Source: an optimization exercise on an open RTL-to-GDS flow (aim: small area, a short achievable clock period and few clock cycles per item). Production flows keep margins and buffers that such runs may drop.
The RTL was checked by simulation tests, not by an equivalence proof against the original design.
Power figures rest on the tool's default switching activity, not on a simulated workload.

==> design/flow/run.sh <==
#!/bin/bash
# synth_recipe.tcl (not shown) runs the flow's synth.tcl, then flattens the netlist and writes it again
# the make line also repeats each setting of config.mk as NAME=value (left out here)
make -C /OpenROAD-flow-scripts/flow DESIGN_CONFIG=/design/flow/config.mk WORK_HOME=/design/flow/orfs CLKGATE_MAP_FILE= SYNTH_SCRIPT=/design/flow/synth_recipe.tcl finish
==> design/flow/config.mk <==
export PLATFORM = sky130hd
export DESIGN_NAME = bearing_cnn
export DESIGN_NICKNAME = bearing_cnn
export VERILOG_FILES = /design/flow/design.v
export SDC_FILE = /design/flow/constraint.sdc
export NUM_CORES = 8
export LEC_CHECK = 0
export CAP_MARGIN = 20
export CORE_MARGIN = 2
export CORE_UTILIZATION = 45
export PLACE_DENSITY = 0.6
export SLEW_MARGIN = 20
==> design/flow/constraint.sdc <==
create_clock -name core_clock -period 28.0 [get_ports {clk}]
set_input_delay 5.6000 -clock core_clock [delete_from_list [all_inputs] [get_ports {clk}]]
set_output_delay 5.6000 -clock core_clock [all_outputs]
set_load 0.01 [all_outputs]
==> design/flow/design.v <==
(*use_dsp="yes"*)
module fixedMult16#(
parameter RIGHT_SHIFT_BIT = 13
)
(
  input signed [15:0] a,
  input signed [15:0] b,
  output signed [15:0] result
);
wire [14:0] a_t,b_t;
wire sign;
reg signed [29:0] temp; 
reg [14:0] ret_t;
assign a_t = a[14:0];
assign b_t = b[14:0];
assign sign = a[15]^b[15];
always @(*) begin
    temp = a_t * b_t; 
    ret_t = temp >> RIGHT_SHIFT_BIT;  
end
assign result = {sign,ret_t};
endmodule
module fixedAdd16(a, b, result);
input  [15:0] a, b;
output [15:0] result;
wire [14:0] a_t,b_t;
reg [14:0] ret_t;
assign a_t = a[14:0];
assign b_t = b[14:0];
assign result = (a[15]^b[15])?((a[15] == 0 && b[15] == 1)?((a_t >= b_t)?{1'b0, a_t-b_t}:{1'b1, b_t-a_t}):((a_t >= b_t)?{1'b1, a_t-b_t}:{1'b0, b_t-a_t})):{a[15],a_t+b_t};
endmodule
module processingElement16(clk,reset,floatA,floatB,result);
parameter DATA_WIDTH = 16;
parameter RIGHT_SHIFT_BIT = 13;
input clk, reset;
input [DATA_WIDTH-1:0] floatA, floatB;
output reg [DATA_WIDTH-1:0] result;
wire [DATA_WIDTH-1:0] multResult;
wire [DATA_WIDTH-1:0] addResult;
fixedMult16 #(.RIGHT_SHIFT_BIT(RIGHT_SHIFT_BIT))FM (floatA,floatB,multResult);
fixedAdd16 FADD(multResult,result,addResult);
always @ (posedge clk) begin
	if (reset == 1'b0) begin
		result <= 0;
	end else begin
		result <= addResult;
	end 
end
endmodule
module convUnit(clk,reset,signal,filter,bias,result);
parameter DATA_WIDTH = 16;
parameter D = 1;  
parameter F = 64;  
input clk, reset;
input [0:D*F*DATA_WIDTH-1] signal, filter;
input [0:DATA_WIDTH-1] bias;
output  [0:DATA_WIDTH-1] result;
reg [DATA_WIDTH-1:0] selectedInput1, selectedInput2;
wire[0:DATA_WIDTH-1] PE_Out;
reg [6:0] i;
processingElement16#(
.RIGHT_SHIFT_BIT(12)
) PE
(
    .clk(clk),
	.reset(reset),
	.floatA(selectedInput1),
	.floatB(selectedInput2),
	.result(PE_Out)
);
fixedAdd16 FADD(PE_Out,bias,result);
always @ (posedge clk) begin
	if (reset == 1'b0) begin  
		i <= 0;
		selectedInput1 <= 0;
		selectedInput2 <= 0;
	end else if (i > D*F-1) begin  
		selectedInput1 <= 0;
		selectedInput2 <= 0;
	end else begin  
		selectedInput1 <= signal[DATA_WIDTH*i+:DATA_WIDTH];
		selectedInput2 <= filter[DATA_WIDTH*i+:DATA_WIDTH];
		i <= i + 1;
	end
end
endmodule
module RFselector(signal, receptiveField);
parameter DATA_WIDTH = 16;
parameter D = 1;  
parameter H = 1;  
parameter W = 64;  
parameter P = 28;  
parameter F = 64;  
parameter S = 8;  
parameter N = ((W+2*P-F)/S)+1;  
input [0:(D*H*W+P*2)*DATA_WIDTH-1] signal;
output reg [0:N*F*DATA_WIDTH-1] receptiveField;
integer i;
always @ (signal) begin
		for (i = 0; i < N; i = i + 1) begin
			receptiveField[i*F*DATA_WIDTH+:F*DATA_WIDTH] = signal[i*S*DATA_WIDTH+:F*DATA_WIDTH];
		end
end
endmodule
module convLayerSingle(clk,reset,signal,filter,bias,outputConv);
parameter DATA_WIDTH = 16;
parameter D = 1;  
parameter H = 1;  
parameter W = 64;  
parameter F = 64;  
parameter P = 28; 
parameter S = 8; 
parameter N = ((W+2*P-F)/S)+1;  
input clk, reset;
input [0:D*H*W*DATA_WIDTH-1] signal;
input [0:D*F*DATA_WIDTH-1] filter; 
input [0:DATA_WIDTH-1] bias;
output reg [0:(((W+2*P-F)/S)+1)*DATA_WIDTH-1] outputConv;  
wire [0:(((W+2*P-F)/S)+1)*DATA_WIDTH-1] outputConvUnits;  
wire [0:(D*H*W+P*2)*DATA_WIDTH-1] data_padding;
reg internalReset_CU;
wire [0:N*F*DATA_WIDTH-1] receptiveField;  
reg [7:0] counter;
assign data_padding = {{P{16'b0}}, signal, {P{16'b0}}};
RFselector
#(
	.DATA_WIDTH(DATA_WIDTH),
	.D(D),
	.H(H),
	.W(W),
    .P(P),
	.F(F)
) RF
(
	.signal(data_padding),
	.receptiveField(receptiveField)
);
genvar n;
generate  
	for (n = 0; n < N; n = n + 1) begin 
		convUnit
		#(
			.D(D),
			.F(F)
		) CU
		(
			.clk(clk),
			.reset(internalReset_CU),
			.signal(receptiveField[n*D*F*DATA_WIDTH+:D*F*DATA_WIDTH]),
			.filter(filter),
			.bias(bias),
			.result(outputConvUnits[n*DATA_WIDTH+:DATA_WIDTH])
		);
	end
endgenerate
always @ (posedge clk) begin
	if (reset == 1'b0) 
	begin
		internalReset_CU <= 1'b0;
		counter <= 0;
		outputConv <= 0;
	end else begin
	       if(counter == 0)
	           counter <= counter + 1;
	       else if(counter == D*F+2)
	           counter <= 0;
	        if (counter == D*F+2) begin 
			     counter <= 0;
			     outputConv <= outputConvUnits;
			     internalReset_CU <= 1'b0;  
	        end else begin
		       internalReset_CU <= 1'b1;
		       counter <= counter + 1;
	        end
	end
end
endmodule
module Conv_weights(clk,reset,read_flag,weights);
parameter DATA_WIDTH = 16;
parameter F = 64;
parameter K = 4;
input clk,reset;
output reg read_flag;
output wire [0:DATA_WIDTH*F*K-1] weights;
localparam [0:4095] CONV_W = 4096'h833c8661899c09b003f4854588f5084e0a9e804f077505a901ac02a0060b04fd89dc055a002d05c888fb8b3386af808081e8086f813a0013876906650b7c8b6e019e035e81d3052307ac8af380eb0708047e816007bb80708407088901c789bb040987fe049d00548b0806330a09883b835b0086090a8a63024b852203b707900296805b880385be8bb8064e80e907a101b28468833c08440818061f8bd90704848081590a8c04b68ba2847d0501031a865b02388aee047200c203ea07b30b8684b704f70b48031b804886c784f7861e86ad087087fa012d08300877826f06f687aa86f109e70aea052807b3092c83ab8a11867608cd063d86b78877090380468b520973878785a4802007fc820586d00a56898a80e30459071806f6053f032702280b4a870d880c8909847f011587008ad70b04858284d104558787888d83a7021902ca8958844783fb09f8044b836c042902dd89cc045185180751873200198319894384e7075008c909eb08f802f909d3079e804d070905f489af85998241898a8baa0236828f86a90ba78460007f8b2283dd89df044b099a08a203658b1b0459884300dd0832848504c905fb023b04148073023504dd0b4a80348aea0a900b240429067f097b86d88b93842382470a10841d02ac822d88d801838a840bf208128b9586d683318146822f0aec043b04260309071e898d82ec00678bf68827;
reg [2:0] address;
always@(posedge clk)begin
    if(reset == 0) begin
        address <= 0;
        read_flag <= 1'b0;
    end else if(address == 3'd5) begin
        read_flag <= 1'b1;
        address <= 0;
    end else begin
        address <= address + 1'b1;
    end
end
assign weights = CONV_W;
endmodule
module convLayerMulti(clk,reset,signal,outputConv,done_flag); 
parameter DATA_WIDTH = 16;
parameter D = 1;  
parameter H = 1;  
parameter W = 64;  
parameter F = 64;  
parameter K = 4;  
parameter P = 28; 
parameter S = 8; 
input clk, reset;
input [0:D*H*W*DATA_WIDTH-1] signal;  
output reg [0:K*(((W+2*P-F)/S)+1)*DATA_WIDTH-1] outputConv;  
output reg done_flag;
wire [0:K*D*F*DATA_WIDTH-1] filters;
wire [0:K*DATA_WIDTH-1] biases = 64'b1000111100101101100010010000111010001001100101001001110101000111;
wire Cstart;
reg [0:DATA_WIDTH-1] inputBiases;
reg [0:D*F*DATA_WIDTH-1] inputFilters;  
wire [0:(((W+2*P-F)/S)+1)*DATA_WIDTH-1] outputSingleLayers; 
reg internalReset;
reg [3:0] filterSet;
reg [6:0] counter; 
reg [3:0] outputCounter; 
Conv_weights CM(
    .clk(clk),
    .reset(reset),
    .read_flag(Cstart),
    .weights(filters));
convLayerSingle #(
	.DATA_WIDTH(DATA_WIDTH),
	.D(D),
	.H(H),
	.W(W),
	.F(F)
) UUT (
    .clk(clk),
	.reset(internalReset),
	.signal(signal),
    .filter(inputFilters[0:D*F*DATA_WIDTH-1]),
    .bias(inputBiases[0:DATA_WIDTH-1]),
    .outputConv(outputSingleLayers[0:(((W+2*P-F)/S)+1)*DATA_WIDTH-1])
 );
always @ (posedge clk) begin  
	if (Cstart == 1'b0) begin
		internalReset <= 1'b0;
		filterSet <= 0;
		counter <= 0;
		done_flag <= 0;
		outputCounter <= 0;
	end else if (filterSet < K) begin
		if (counter == D*F+3+1) begin 
			outputConv[outputCounter*(((W+2*P-F)/S)+1)*DATA_WIDTH+:(((W+2*P-F)/S)+1)*DATA_WIDTH] <= outputSingleLayers;
			outputCounter <= outputCounter + 1;
			counter <= 0;
			internalReset <= 1'b0;
			filterSet <= filterSet + 1;
		end else begin			
			inputFilters <= filters[filterSet*D*F*DATA_WIDTH+:D*F*DATA_WIDTH];
	        inputBiases <= biases[filterSet*DATA_WIDTH+:DATA_WIDTH];
			internalReset <= 1'b1;
			counter <= counter + 1;			
		end
	end else if(filterSet == K) begin
	   done_flag <= 1'b1;
	end
end
endmodule
module MAX_Unit(numA,numB,Maxout);
    parameter DATA_WIDTH = 16;
    input  [DATA_WIDTH-1:0] numA;
    input  [DATA_WIDTH-1:0] numB;
    output wire  [DATA_WIDTH-1:0] Maxout;
assign Maxout = (numA[15]^numB[15])?((numA[15]==1&&numB[15]==0)?numB:numA):((numA[15]==1&&numB[15]==1)?(16'b0):((numA[14:0]>numB[14:0])?numA:numB));
endmodule
module maxPoolSingle(mPoolIn,mPoolOut);
parameter DATA_WIDTH = 16;
parameter InputW = 256;
parameter Depth = 1;
input [0:InputW*Depth*DATA_WIDTH-1] mPoolIn;
output [0:(InputW/2)*Depth*DATA_WIDTH-1] mPoolOut;
genvar i,j;
generate 
    for (i=0; i<(InputW); i=i+2) begin
    MAX_Unit
    #(
     .DATA_WIDTH(DATA_WIDTH)
     )
     MU
     (
     .numA(mPoolIn[i*DATA_WIDTH+:DATA_WIDTH]),
     .numB(mPoolIn[(i+1)*DATA_WIDTH+:DATA_WIDTH]),
     .Maxout(mPoolOut[(i/2)*DATA_WIDTH+:DATA_WIDTH])
     );
  end
endgenerate
endmodule
module MaxPoolMult(clk, reset, mpInput, mpOutput, done_flag);
parameter DATA_WIDTH = 16;
parameter K = 4;
parameter W = 128;
input reset,clk;
input [0:W*K*DATA_WIDTH-1] mpInput;
output reg [0:(W/2)*K*DATA_WIDTH-1] mpOutput;
output reg done_flag;
reg [0:W*DATA_WIDTH-1] mpInput_s;
wire [0:(W/2)*DATA_WIDTH-1] mpOutput_s;
reg [3:0] counter;
maxPoolSingle
  #(
      .DATA_WIDTH(DATA_WIDTH),
      .InputW(W)
  ) maxPool
  (
      .mPoolIn(mpInput_s),
      .mPoolOut(mpOutput_s)
  );
always @ (posedge clk) begin
  if (reset == 1'b0) begin
    counter <= 0;
    done_flag <= 1'b0;
    mpInput_s <= 0;
    mpOutput <= 0;
  end else if(counter<5) begin 
    if (counter < K)
      mpInput_s <= mpInput[counter*W*DATA_WIDTH+:W*DATA_WIDTH];
    if (counter != 0)
      mpOutput[(counter-1)*(W/2)*DATA_WIDTH+:(W/2)*DATA_WIDTH] <= mpOutput_s;
    counter <= counter+1;
  end else if(counter == 5) begin
    done_flag <= 1'b1;
    mpInput_s <= mpInput_s;
  end
end
endmodule
module shiftFunction(clk,reset,input_relu,output_fc, done_flag);
parameter DATA_WIDTH = 16;
parameter OUTPUT_NODES = 256;
parameter SHIFT_BIT = 5;
input clk, reset;
input [DATA_WIDTH*OUTPUT_NODES-1:0] input_relu;
output reg [DATA_WIDTH*OUTPUT_NODES-1:0] output_fc;
output reg done_flag;
reg [9:0] i;
always @ (posedge clk) begin
	if (reset == 1'b0) begin
		output_fc <= 0;
	    done_flag <= 1'b0;
	end else begin
			for (i = 0; i < OUTPUT_NODES; i = i + 1) begin
					output_fc[DATA_WIDTH*i+:DATA_WIDTH] <= {input_relu[DATA_WIDTH*i-1+DATA_WIDTH],{SHIFT_BIT{1'b0}},input_relu[DATA_WIDTH*i+SHIFT_BIT +:11]};
			end
	     if(i == OUTPUT_NODES) begin
	           done_flag <= 1'b1;
	     end
	end
end
endmodule
module FC_weights(clk,address,weights);
parameter DATA_WIDTH = 16;
parameter FC_IN = 16;
parameter FC_OUT = 10;
input clk;
input [8:0] address;
output reg [DATA_WIDTH*FC_OUT-1:0] weights;
always @(posedge clk) begin
    case (address)
        9'd0: weights <= 160'h81d58390849a02b0839084cf00f7058902aa05eb;
        9'd1: weights <= 160'h8525824c00db027f035102c8049c845f858580c1;
        9'd2: weights <= 160'h0158838381be80b5816c05f6844a847c027300c1;
        9'd3: weights <= 160'h00fd800c84b1852d0015059685230315853a833f;
        9'd4: weights <= 160'h833182be056804e282fd84a6813485a1857a801a;
        9'd5: weights <= 160'h83e9842101440298824482688140048c80b18092;
        9'd6: weights <= 160'h80c7055504e8052484d283b38450005481980121;
        9'd7: weights <= 160'h836c85f5022d853c83c08083807a057a010500bf;
        9'd8: weights <= 160'h854702798241807781a181fe05d3804a830d83cc;
        9'd9: weights <= 160'h825401b9002c01f383dd8403808b83d58011819b;
        9'd10: weights <= 160'h83f6844203a5041c851b824f82b4029e01638299;
        9'd11: weights <= 160'h02fa8177839284dc80f3807a811985a683c902fd;
        9'd12: weights <= 160'h84160014857e012101e885c283e8050c023585e7;
        9'd13: weights <= 160'h056a80b6054f80218397035b827b0168050f826e;
        9'd14: weights <= 160'h0301026483310122012800098365044204b70554;
        9'd15: weights <= 160'h831a050202b584710229052502aa0362009f81d2;
        9'd16: weights <= 160'h85af01b700f4040b83580330002d059905d4022e;
        9'd17: weights <= 160'h838601f0856105c385b8856985d3812d82ff0364;
        9'd18: weights <= 160'h85a8859604e3013c002a85a582e0055f801b0594;
        default: weights <= 160'h0;
    endcase
end
endmodule
module layer(clk,reset,input_fc,output_fc,done_flag); 
parameter DATA_WIDTH = 16;
parameter INPUT_NODES = 16;
parameter OUTPUT_NODES = 10;
parameter RIGHT_SHIFT_BIT = 8;
input clk, reset;
input [DATA_WIDTH*INPUT_NODES-1:0] input_fc; 
output  [DATA_WIDTH*OUTPUT_NODES-1:0] output_fc; 
output reg done_flag;
reg [8:0] address;
wire [DATA_WIDTH*OUTPUT_NODES-1:0] weights; 
reg FCstart;
reg [DATA_WIDTH-1:0] selectedInput;
wire [DATA_WIDTH*OUTPUT_NODES-1:0] output_fc_reg;
wire [DATA_WIDTH*OUTPUT_NODES-1:0] FC_B = 160'b0000010000001011100000011101010110000001101101101000010010101000000000011100100100000000111011111000001001001101100000001111111010000100000001110000100010100000;
genvar i;
generate
	for (i = 0; i < OUTPUT_NODES; i = i + 1) begin 
		processingElement16#(
		.RIGHT_SHIFT_BIT(RIGHT_SHIFT_BIT)
		) PE 
		(
			.clk(clk),
			.reset(FCstart),
			.floatA(selectedInput),
			.floatB(weights[DATA_WIDTH*i+:DATA_WIDTH]),
			.result(output_fc_reg[DATA_WIDTH*i+:DATA_WIDTH])
		);
	end
endgenerate
genvar k;
generate
	for (k = 0; k < OUTPUT_NODES; k = k + 1) begin 
        fixedAdd16 FADD
        (
            .a(output_fc_reg[DATA_WIDTH*k+:DATA_WIDTH]),
            .b(FC_B[DATA_WIDTH*k+:DATA_WIDTH]),
            .result(output_fc[DATA_WIDTH*k+:DATA_WIDTH])
         );
	end
endgenerate
FC_weights  FCM(
    .clk(clk),
    .address(address),
    .weights(weights));
always @ (posedge clk) begin
	if (reset == 1'b0) begin
		address <= 0;
		done_flag <= 0;
	end
    else begin
	       if (address != INPUT_NODES+2) 
                address <= address + 1;
           else begin
                address <= 9'd0;
                done_flag <= 1'b1;
           end
        end
end
always@(posedge clk) begin
    if(reset == 0)
        FCstart <= 1'b0;
    else
        FCstart <= 1'b1;
end
reg [8:0] j;
always @ (posedge clk) begin
	if (FCstart == 1'b0) begin
		selectedInput <= 0;
		j <= INPUT_NODES; 
	end else if (j == 0) begin 
		selectedInput <= 0;
	end else begin
		selectedInput <= input_fc[DATA_WIDTH*(j-1)+:DATA_WIDTH]; 
		j <= j - 1;
	end
end
endmodule
module classification(clk,reset,datain,dataout); 
parameter DATA_WIDTH = 16;
parameter NODES = 10;
input clk,reset;
input signed [DATA_WIDTH*NODES-1:0] datain;
output reg [3:0] dataout;
wire signed [DATA_WIDTH-1:0] num_reg [0:9];
reg signed [DATA_WIDTH-1:0] max_num;
genvar i; 
  for(i = 0; i < 10; i = i + 1) 
  begin:for_assign
        assign  num_reg[9-i] = datain[i*DATA_WIDTH+:DATA_WIDTH];
end
integer j;
reg signed [DATA_WIDTH-1:0] max_next;
always@(*) begin
    max_next = max_num;
    for(j=0; j<10; j=j+1)begin
        if(num_reg[j]>max_next)
            max_next = num_reg[j];
    end
end
always@(posedge clk) begin
    if(reset == 0) begin
        max_num <= 16'b0;
    end else begin
        max_num <= max_next;
    end
end
always@(posedge clk) begin
    if(reset == 0)
        dataout <= 4'b0000;
    else if(max_num == datain[15:0])
        dataout <= 4'b1010;
    else if(max_num == datain[31:16])
        dataout <= 4'b1001;
    else if(max_num == datain[47:32])
        dataout <= 4'b1000;
    else if(max_num == datain[63:48])
        dataout <= 4'b0111;
    else if(max_num == datain[79:64])
        dataout <= 4'b0110;
    else if(max_num == datain[95:80])
        dataout <= 4'b0101;
    else if(max_num == datain[111:96])
        dataout <= 4'b0100;
    else if(max_num == datain[127:112])
        dataout <= 4'b0011;
    else if(max_num == datain[143:128])
        dataout <= 4'b0010;
    else if(max_num == datain[159:144])
        dataout <= 4'b0001;
    else 
        dataout <= 4'b0000;
end
endmodule
module integrationConv (clk,reset,CNNinput,CNNoutput,FCoutput,done); 
parameter DATA_WIDTH = 16;
parameter DataInW = 64;
parameter DataInH = 1;
parameter ConvOut = ((DataInW+2*28-64)/8)+1;
parameter MaxPout = ConvOut/2*4;
parameter Kernel = 4;
parameter Fliter = 64;
parameter DepthC = 1;
parameter IntIn = MaxPout;
parameter FC_out = 10;
parameter Pad = 28; 
parameter Stride = 8;
parameter SHIFT_BIT = 4;
input clk, reset;
input [DataInW*DataInH*DATA_WIDTH-1:0] CNNinput; 
output [3:0] CNNoutput;
output [10*DATA_WIDTH-1:0] FCoutput;
output reg done;
wire MPstart,FCstart,SFstart,CFstart; 
reg Crst,MPrst,SFreset,FCreset,CFreset; 
wire [ConvOut*Kernel*DepthC*DATA_WIDTH-1:0] Cout; 
wire [MaxPout*DepthC*DATA_WIDTH-1:0] MPout; 
wire [MaxPout*DepthC*DATA_WIDTH-1:0] SFOut; 
wire [FC_out*DATA_WIDTH-1:0] FCOut;
convLayerMulti 
#(
    .DATA_WIDTH(DATA_WIDTH),
    .D(DepthC),
    .H(DataInH),
    .W(DataInW),
    .F(Fliter),
    .K(Kernel),
    .P(Pad), 
    .S(Stride))
C(
	.clk(clk),
	.reset(Crst),
	.signal(CNNinput), 
	.outputConv(Cout),
	.done_flag(MPstart)); 
MaxPoolMult
#(
    .DATA_WIDTH(DATA_WIDTH),
    .K(Kernel),
    .W(ConvOut))
MPANDRELU(
    .clk(clk), 
    .reset(MPrst), 
    .mpInput(Cout), 
    .mpOutput(MPout),
    .done_flag(SFstart));
shiftFunction
#(
    .DATA_WIDTH(DATA_WIDTH),
    .OUTPUT_NODES(MaxPout),
    .SHIFT_BIT(SHIFT_BIT)
)SF
(
    .clk(clk),
    .reset(SFreset),
    .input_relu(MPout),
    .output_fc(SFOut), 
    .done_flag(FCstart));
layer
#(.DATA_WIDTH(16),
  .INPUT_NODES(IntIn),
  .OUTPUT_NODES(FC_out),
  .RIGHT_SHIFT_BIT(8))
 FC(
    .clk(clk),
    .reset(FCreset),
    .input_fc(SFOut),
    .output_fc(FCOut),
    .done_flag(CFstart)
    );
assign FCoutput = FCOut;
reg CFreset_d;
always @(posedge clk) begin
    if (reset == 1'b0) begin
        CFreset_d <= 1'b0;
        done <= 1'b0;
    end else begin
        CFreset_d <= CFreset;
        done <= CFreset_d;
    end
end
classification CF(
    .clk(clk),
    .reset(CFreset),
    .datain(FCOut),
    .dataout(CNNoutput));
always @(posedge clk) begin 
    if (reset == 1'b0) begin
      Crst <= 1'b0;
      MPrst <= 1'b0;
      FCreset <= 1'b0;
      CFreset <= 1'b0;
      SFreset <= 1'b0;
    end else begin
       if(MPstart == 0 && SFstart == 0 && FCstart == 0 && CFstart == 0)
            Crst <= 1'b1;
       if(MPstart == 1'b1 && SFstart == 0 && FCstart == 0 && CFstart == 0)
            MPrst <= 1'b1;
       if(MPstart == 1'b1 && SFstart == 1'b1 && FCstart == 0 && CFstart == 0)
            SFreset <= 1'b1;
       if(MPstart == 1'b1 && SFstart == 1'b1 && FCstart == 1'b1 && CFstart == 0)
            FCreset <= 1'b1;
       if(MPstart == 1'b1 && SFstart == 1'b1 && FCstart == 1'b1 && CFstart == 1'b1)
            CFreset <= 1'b1;
       else 
            CFreset <= 1'b0;
    end
end
endmodule
module bearing_cnn (
    input              clk,
    input              rst_n,
    input              in_valid,
    input      [15:0]  in_data,
    output             in_ready,
    output reg         out_valid,
    output reg [3:0]   out_class,
    output reg [159:0] out_scores
);
localparam NS = 64;
reg [NS*16-1:0] frame;
reg [5:0]       count;
reg             running;
wire [3:0]   cnn_class;
wire [159:0] cnn_scores;
wire         cnn_done;
assign in_ready = ~running;
integrationConv #(.DataInW(NS)) CNN (
    .clk(clk),
    .reset(running),
    .CNNinput(frame),
    .CNNoutput(cnn_class),
    .FCoutput(cnn_scores),
    .done(cnn_done)
);
always @(posedge clk) begin
    if (in_valid && !running)
        frame <= {frame[NS*16-17:0], in_data};
end
always @(posedge clk) begin
    if (rst_n == 1'b0) begin
        count      <= 0;
        running    <= 1'b0;
        out_valid  <= 1'b0;
        out_class  <= 4'd0;
        out_scores <= 160'd0;
    end else begin
        out_valid <= 1'b0;
        if (!running) begin
            if (in_valid) begin
                count <= count + 1'b1;
                if (count == NS-1)
                    running <= 1'b1;
            end
        end else if (cnn_done) begin
            running    <= 1'b0;
            out_valid  <= 1'b1;
            out_class  <= cnn_class;
            out_scores <= cnn_scores;
        end
    end
end
endmodule
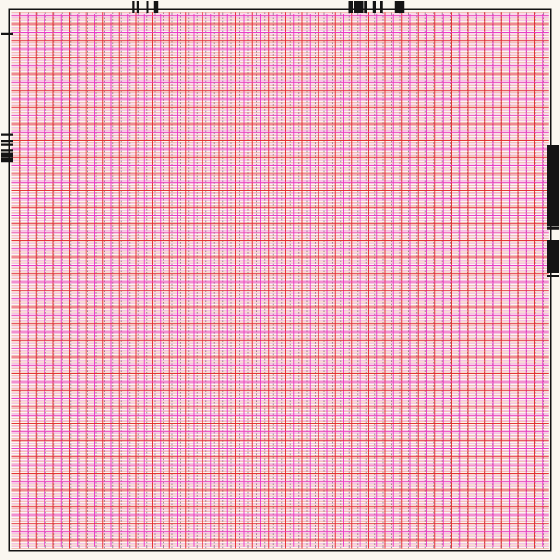
Fig. 1. Floorplan with the power grid.
Pins as bars on the die edge. Tap cells in grey.
VDD: in magenta. VSS: in red.
64 straps on met4. 185 signal pins sit on the boundary.

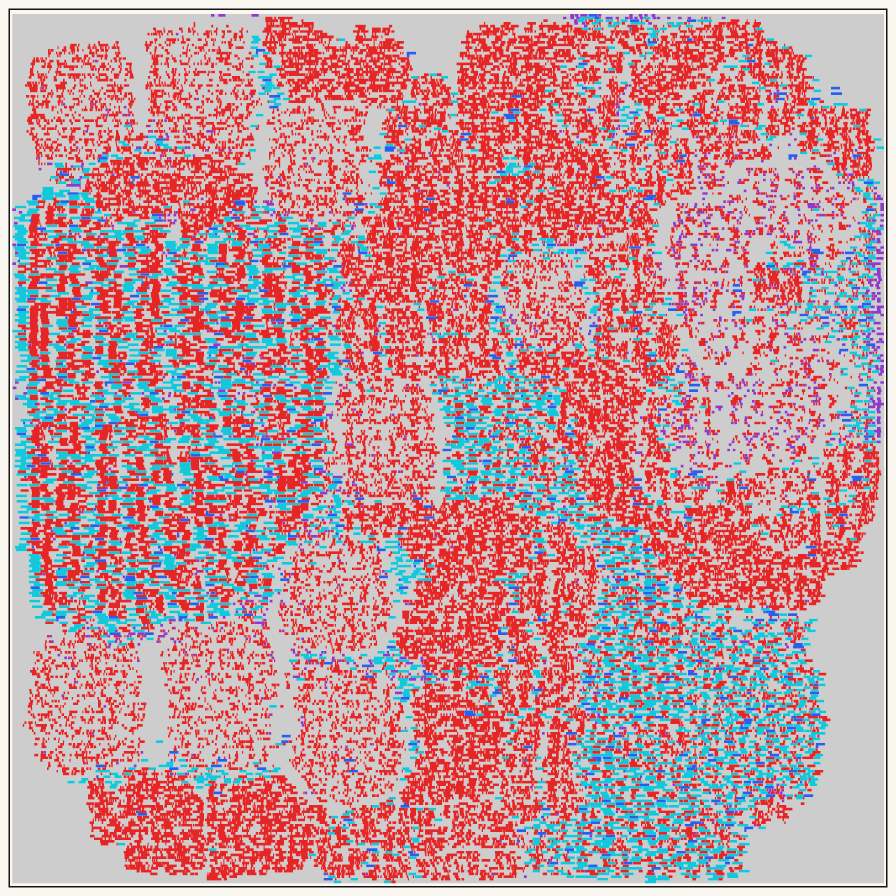
Fig. 2. Placed cells, one colour a class.
Fill, decap, tap and diode cells in grey.
remaining buffers and delay cells: in purple, cells 1274, share of their area 2.9%. sequential cells: in cyan, cells 3162, share of their area 22%. combinational and other logic: in red, cells 30844, share of their area 72%. clock drivers and dummy loads: in blue, cells 717, share of their area 3.6%.

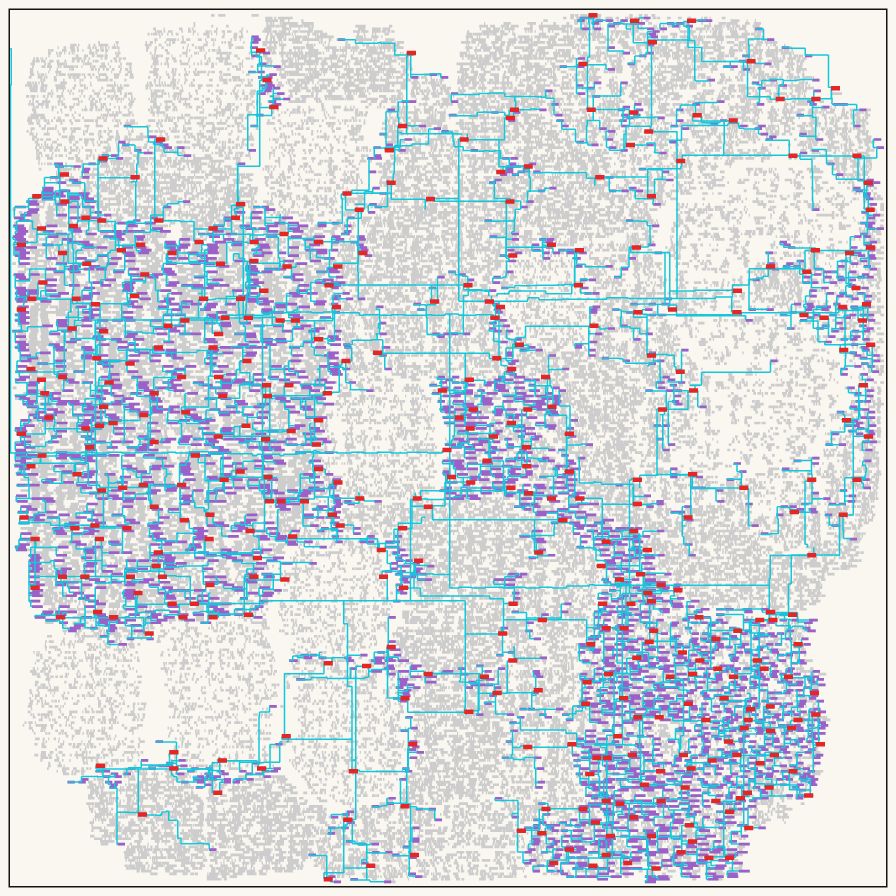
Fig. 3. Clock distribution.
flip-flops: in purple, count 3162. clock drivers: in red, count 385. clock wires: in cyan, length 53.5 mm.
Position of the flops: spread over the die. There are 386 routed clock nets.

==> run_results.csv <==
group,metric,value,unit
worst_setup_path,r2r-start,"CNN.FC.genblk1[9].PE.result[11]$_SDFF_PN0_",
worst_setup_path,critPathBufInv,19,
worst_setup_path,cp.depth,139,
floorplan,die_area,0.779,mm2
synth,yosys_most_used_dff,"dfxtp_1",
drt,num_vias,292000,
final_layout,seq_area_share,21.1,%
power,powerComb,568,uW
placement,place_area,0.362,mm2
power,power,11000,uW
status,outcome,"no timing/DRC/antenna violations",
floorplan,tapCellCount,10200,
placement,routabilityCongestion,0.999,
cts,post-cts-setup-buffers,0,
grt,grt_antenna_before_repair,101,
cts,insertion_delay,1.11,ns
power,power_leader,"the clock network",
cts,hold_buffers,0,
sta,final-max-slew-violation-count,0,
drt,dr.pass1.iters,8,
grt,gr-usage-met2,50.8,%
final_layout,nNetsFinal,40800,
placement,hpwl,965,mm
cts,cts_buffers,385,
final_layout,biggestCellCategory,"multi-input combinational cells",
cts,clock-root-buffer,"clkbuf_16",
synth,synth_largest_type_area_fraction,13.4,%
floorplan,initial_utilization,45.2,%
final_layout,final_common_cell,"nand2_1",
sta,worst_pin_slew,1.40,ns
cts,cts.repair.resized,0,
drt,routed.top_layer,"met5",
power,pwr-share-comb,5.2,%
power,powerDensity,29.3,mW/mm2
final_layout,top_regs,"frame x1024, CNN.C.outputConv x512",
sta,layout_min_cycle_time,26.35,ns
power,clk-power,5360,uW
synth,synth_compound_area_share,14.3,%
synth,synth_top_family_by_area,"adder cells",
sta,slew_headroom,6.56,%
final_layout,utilization,48.8,%
synth,synth_xor_area_share,2.69,%
synth,synth-seq-cells,3162,
drt,wl_per_cell,28.9,um
synth,synth.most_common_cell,"nand2_1",
grt,grt_pass1_wl,1960,mm
worst_setup_path,cp_common_cell,"a21oi_1",
synth,synthSimpleGateAreaFrac,13.3,%
synth,synth_fa_ha_area_share,23.4,%
final_layout,drive_gt1_share,13.3,%
sta,finalSetupTns,0,ns
synth,syn_inst,36600,
grt,grt_util_all_layers,33.3,%
worst_setup_path,critPathKind,"flip-flop to flip-flop",
worst_setup_path,path_max_fanout,19,
final_layout,multi_input_area,0.247,mm2
final_layout,final_area,0.376,mm2
hold_path,hold_class,"flip-flop to flip-flop",
synth,synthesis.area,0.347,mm2
grt,grtUsageMet3,7.22,%
cts,cts_tree,"done",
worst_setup_path,worstSetupStartpoint,"CNN.FC.genblk1[9].PE.result[11]$_SDFF_PN0_",
sta,whs,0.435,ns
power,p_sw,2740,uW
power,intPower,8270,uW
synth,ys_types,118,
drt,wl_met1,537,mm
worst_setup_path,crit_required,28.94,ns
sta,hold_violations,0,
final_layout,final_cell_mix,"3765 x nand2_1, 3432 x inv_1, 2814 x ha_1, 2427 x nor2_1, 2300 x fa_1",
floorplan,die_y,883,um
final_layout,clock_area_share,3.50,%
worst_setup_path,cp-end-kind,"flip-flop",
worst_setup_path,startpoint_type,"flip-flop",
synth,synth_mux_area_share,16.9,%
power,clockPowerShare,48.7,%
synth,ys_seq_area_share,22.7,%
cts,cts_buffer_depth,4,
power,p_leak,0.155,uW
sta,maxClockFrequency,0.0380,GHz
power,p_seq,5080,uW
hold_path,min_delay_path_depth,1,
cts,htree_levels,5,
power,power_frac_seq,46.1,%
grt,grt_pass1_vias,287000,
synth,yosysWarningCount,16,
cts,clk_pin_slew,0.07,ns
drt,wirelength,1340,mm
final_layout,largest_reg_flops,1024,
drt,drt_iter0_drc,34900,
final_layout,inv_count,3473,
sta,skew,0.111,ns
grt,grt_max_degree,203,
worst_setup_path,critPathTopFamily,"compound AO/OA/AOI/OAI gates",
drt,met2_length,583,mm
final_layout,syn_to_final_growth,8.12,%
final_layout,insertedDiodeCount,88,
synth,ys_top_cells_by_count,"3769 x nand2_1, 3442 x inv_1, 2816 x ha_1",
final_layout,buffer_area_share,2.82,%
worst_setup_path,arrival,27.29,ns
power,p_sw_share,24.9,%
floorplan,die_w,883,um
drt,vias_per_cell,6.30,
synth,synth_area_per_cell,9.50,um2
final_layout,fillers,71500,
placement,port_buffers,184,
drt,drc,0,
final_layout,nFlopsAndLatches,3162,
floorplan,core,0.769,mm2
worst_setup_path,worst_r2r_path_depth,139,
synth,ys_top_cells_by_area,"edfxtp_1 13%, fa_1 13%, mux4_2 13%, ha_1 10%, dfxtp_1 9.3%",
job,max-cap-violations,0,
hold_path,worstHoldStart,"CNN.CFreset_d$_SDFF_PN0_",
final_layout,seq_area,0.0791,mm2
power,ir_worst_vdd,0.0520,mV
sta,finalSetupViolCount,0,
synth,synthArstFlopShare,0,%
worst_setup_path,worstReg2RegEnd,"CNN.CF.max_num[15]$_SDFF_PN0_",
synth,synth_top_cell_by_area,"edfxtp_1",
drt,met3_wirelength,128,mm
sta,fin_crit_sh,94.1,%
floorplan,io_pins,185,
placement,pre_cts_ws,0.796,ns
worst_setup_path,cp-endpoint,"CNN.CF.max_num[15]$_SDFF_PN0_",
grt,grt_overflow_total,0,
worst_setup_path,cpPeakStageDelay,0.55,ns
final_layout,nMultiInputCombCells,27400,
final_layout,clock_buffers,503,
grt,busiest_layer,"met2",
sta,rsz0062_at_grt,"no",
final_layout,largest-register,"frame",
grt,use_met1,44.4,%
worst_setup_path,rrSetupSlack,1.65,ns
worst_setup_path,critPathSlowestCell,"or4_1",
hold_path,whs_endpoint,"CNN.done$_SDFF_PN0_",
synth,synth_edf_count,1551,
cts,cts.sinks,3162,
final_layout,multi_input_area_share,65.7,%
placement,dp.cells,45500,
sta,setup_slack,1.65,ns
final_layout,num-nonclk-buffers,1274,
drt,ant_nets,0,
Testbench counts, summed over its fixed seeds: cycles 18,294, frames 48.
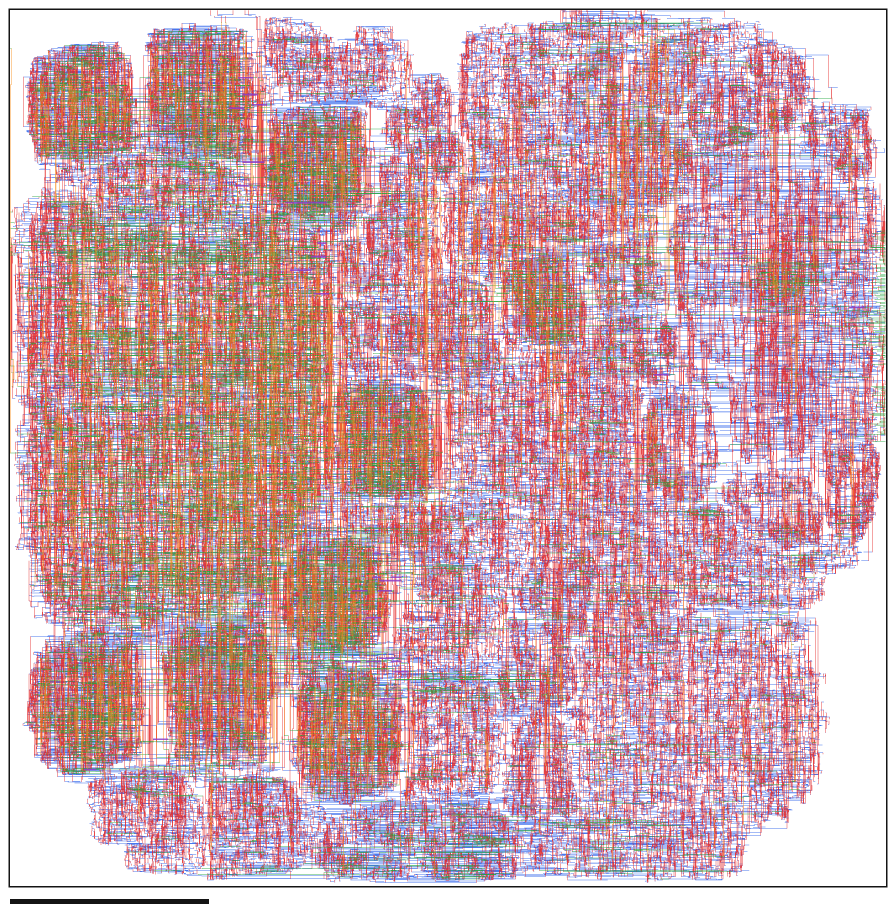
Fig. 4. Wiring by layer.
The bar under the picture is 200 um long.
metal 1: in blue, wire length 537 mm. metal 2: in red, wire length 583 mm. metal 3: in green, wire length 128 mm. metal 4: in orange, wire length 88.6 mm. metal 5: in purple, wire length 537 um.

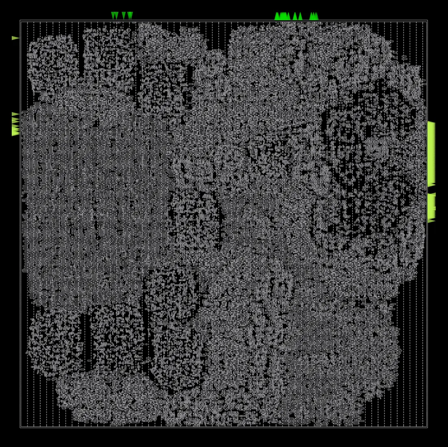
Fig. 5. Cell outlines without signal wires.
Final Non-Filler Cells: 46300
row count: 322

port drivers added, routing unchanged:
The results above use ideal ports. As a check the final layout listed here was re-extracted and re-timed, cells and wires unchanged.
Step 1: set_driving_cell puts a clkbuf_16 on clk and a buf_2 on each other input, an assumption about the parent block.
Step 2, shift: input delay + t, output delay - t, t = (earliest + latest rising clock arrival at the registers) / 2. This alone moves slack from input paths to output paths.
a / b / c = no drivers / after step 1 / after step 2; a / b = the first two.
t (ns): 1.207
slack for setup (ns): 1.652 / 1.652 / 1.652
clock arrival spread, ns: 0.112 / 0.112
After both steps this run still meets setup and hold. For this run, drivers alone change the setup slack by 0.000 ns; drivers and shift together by 0.000 ns.
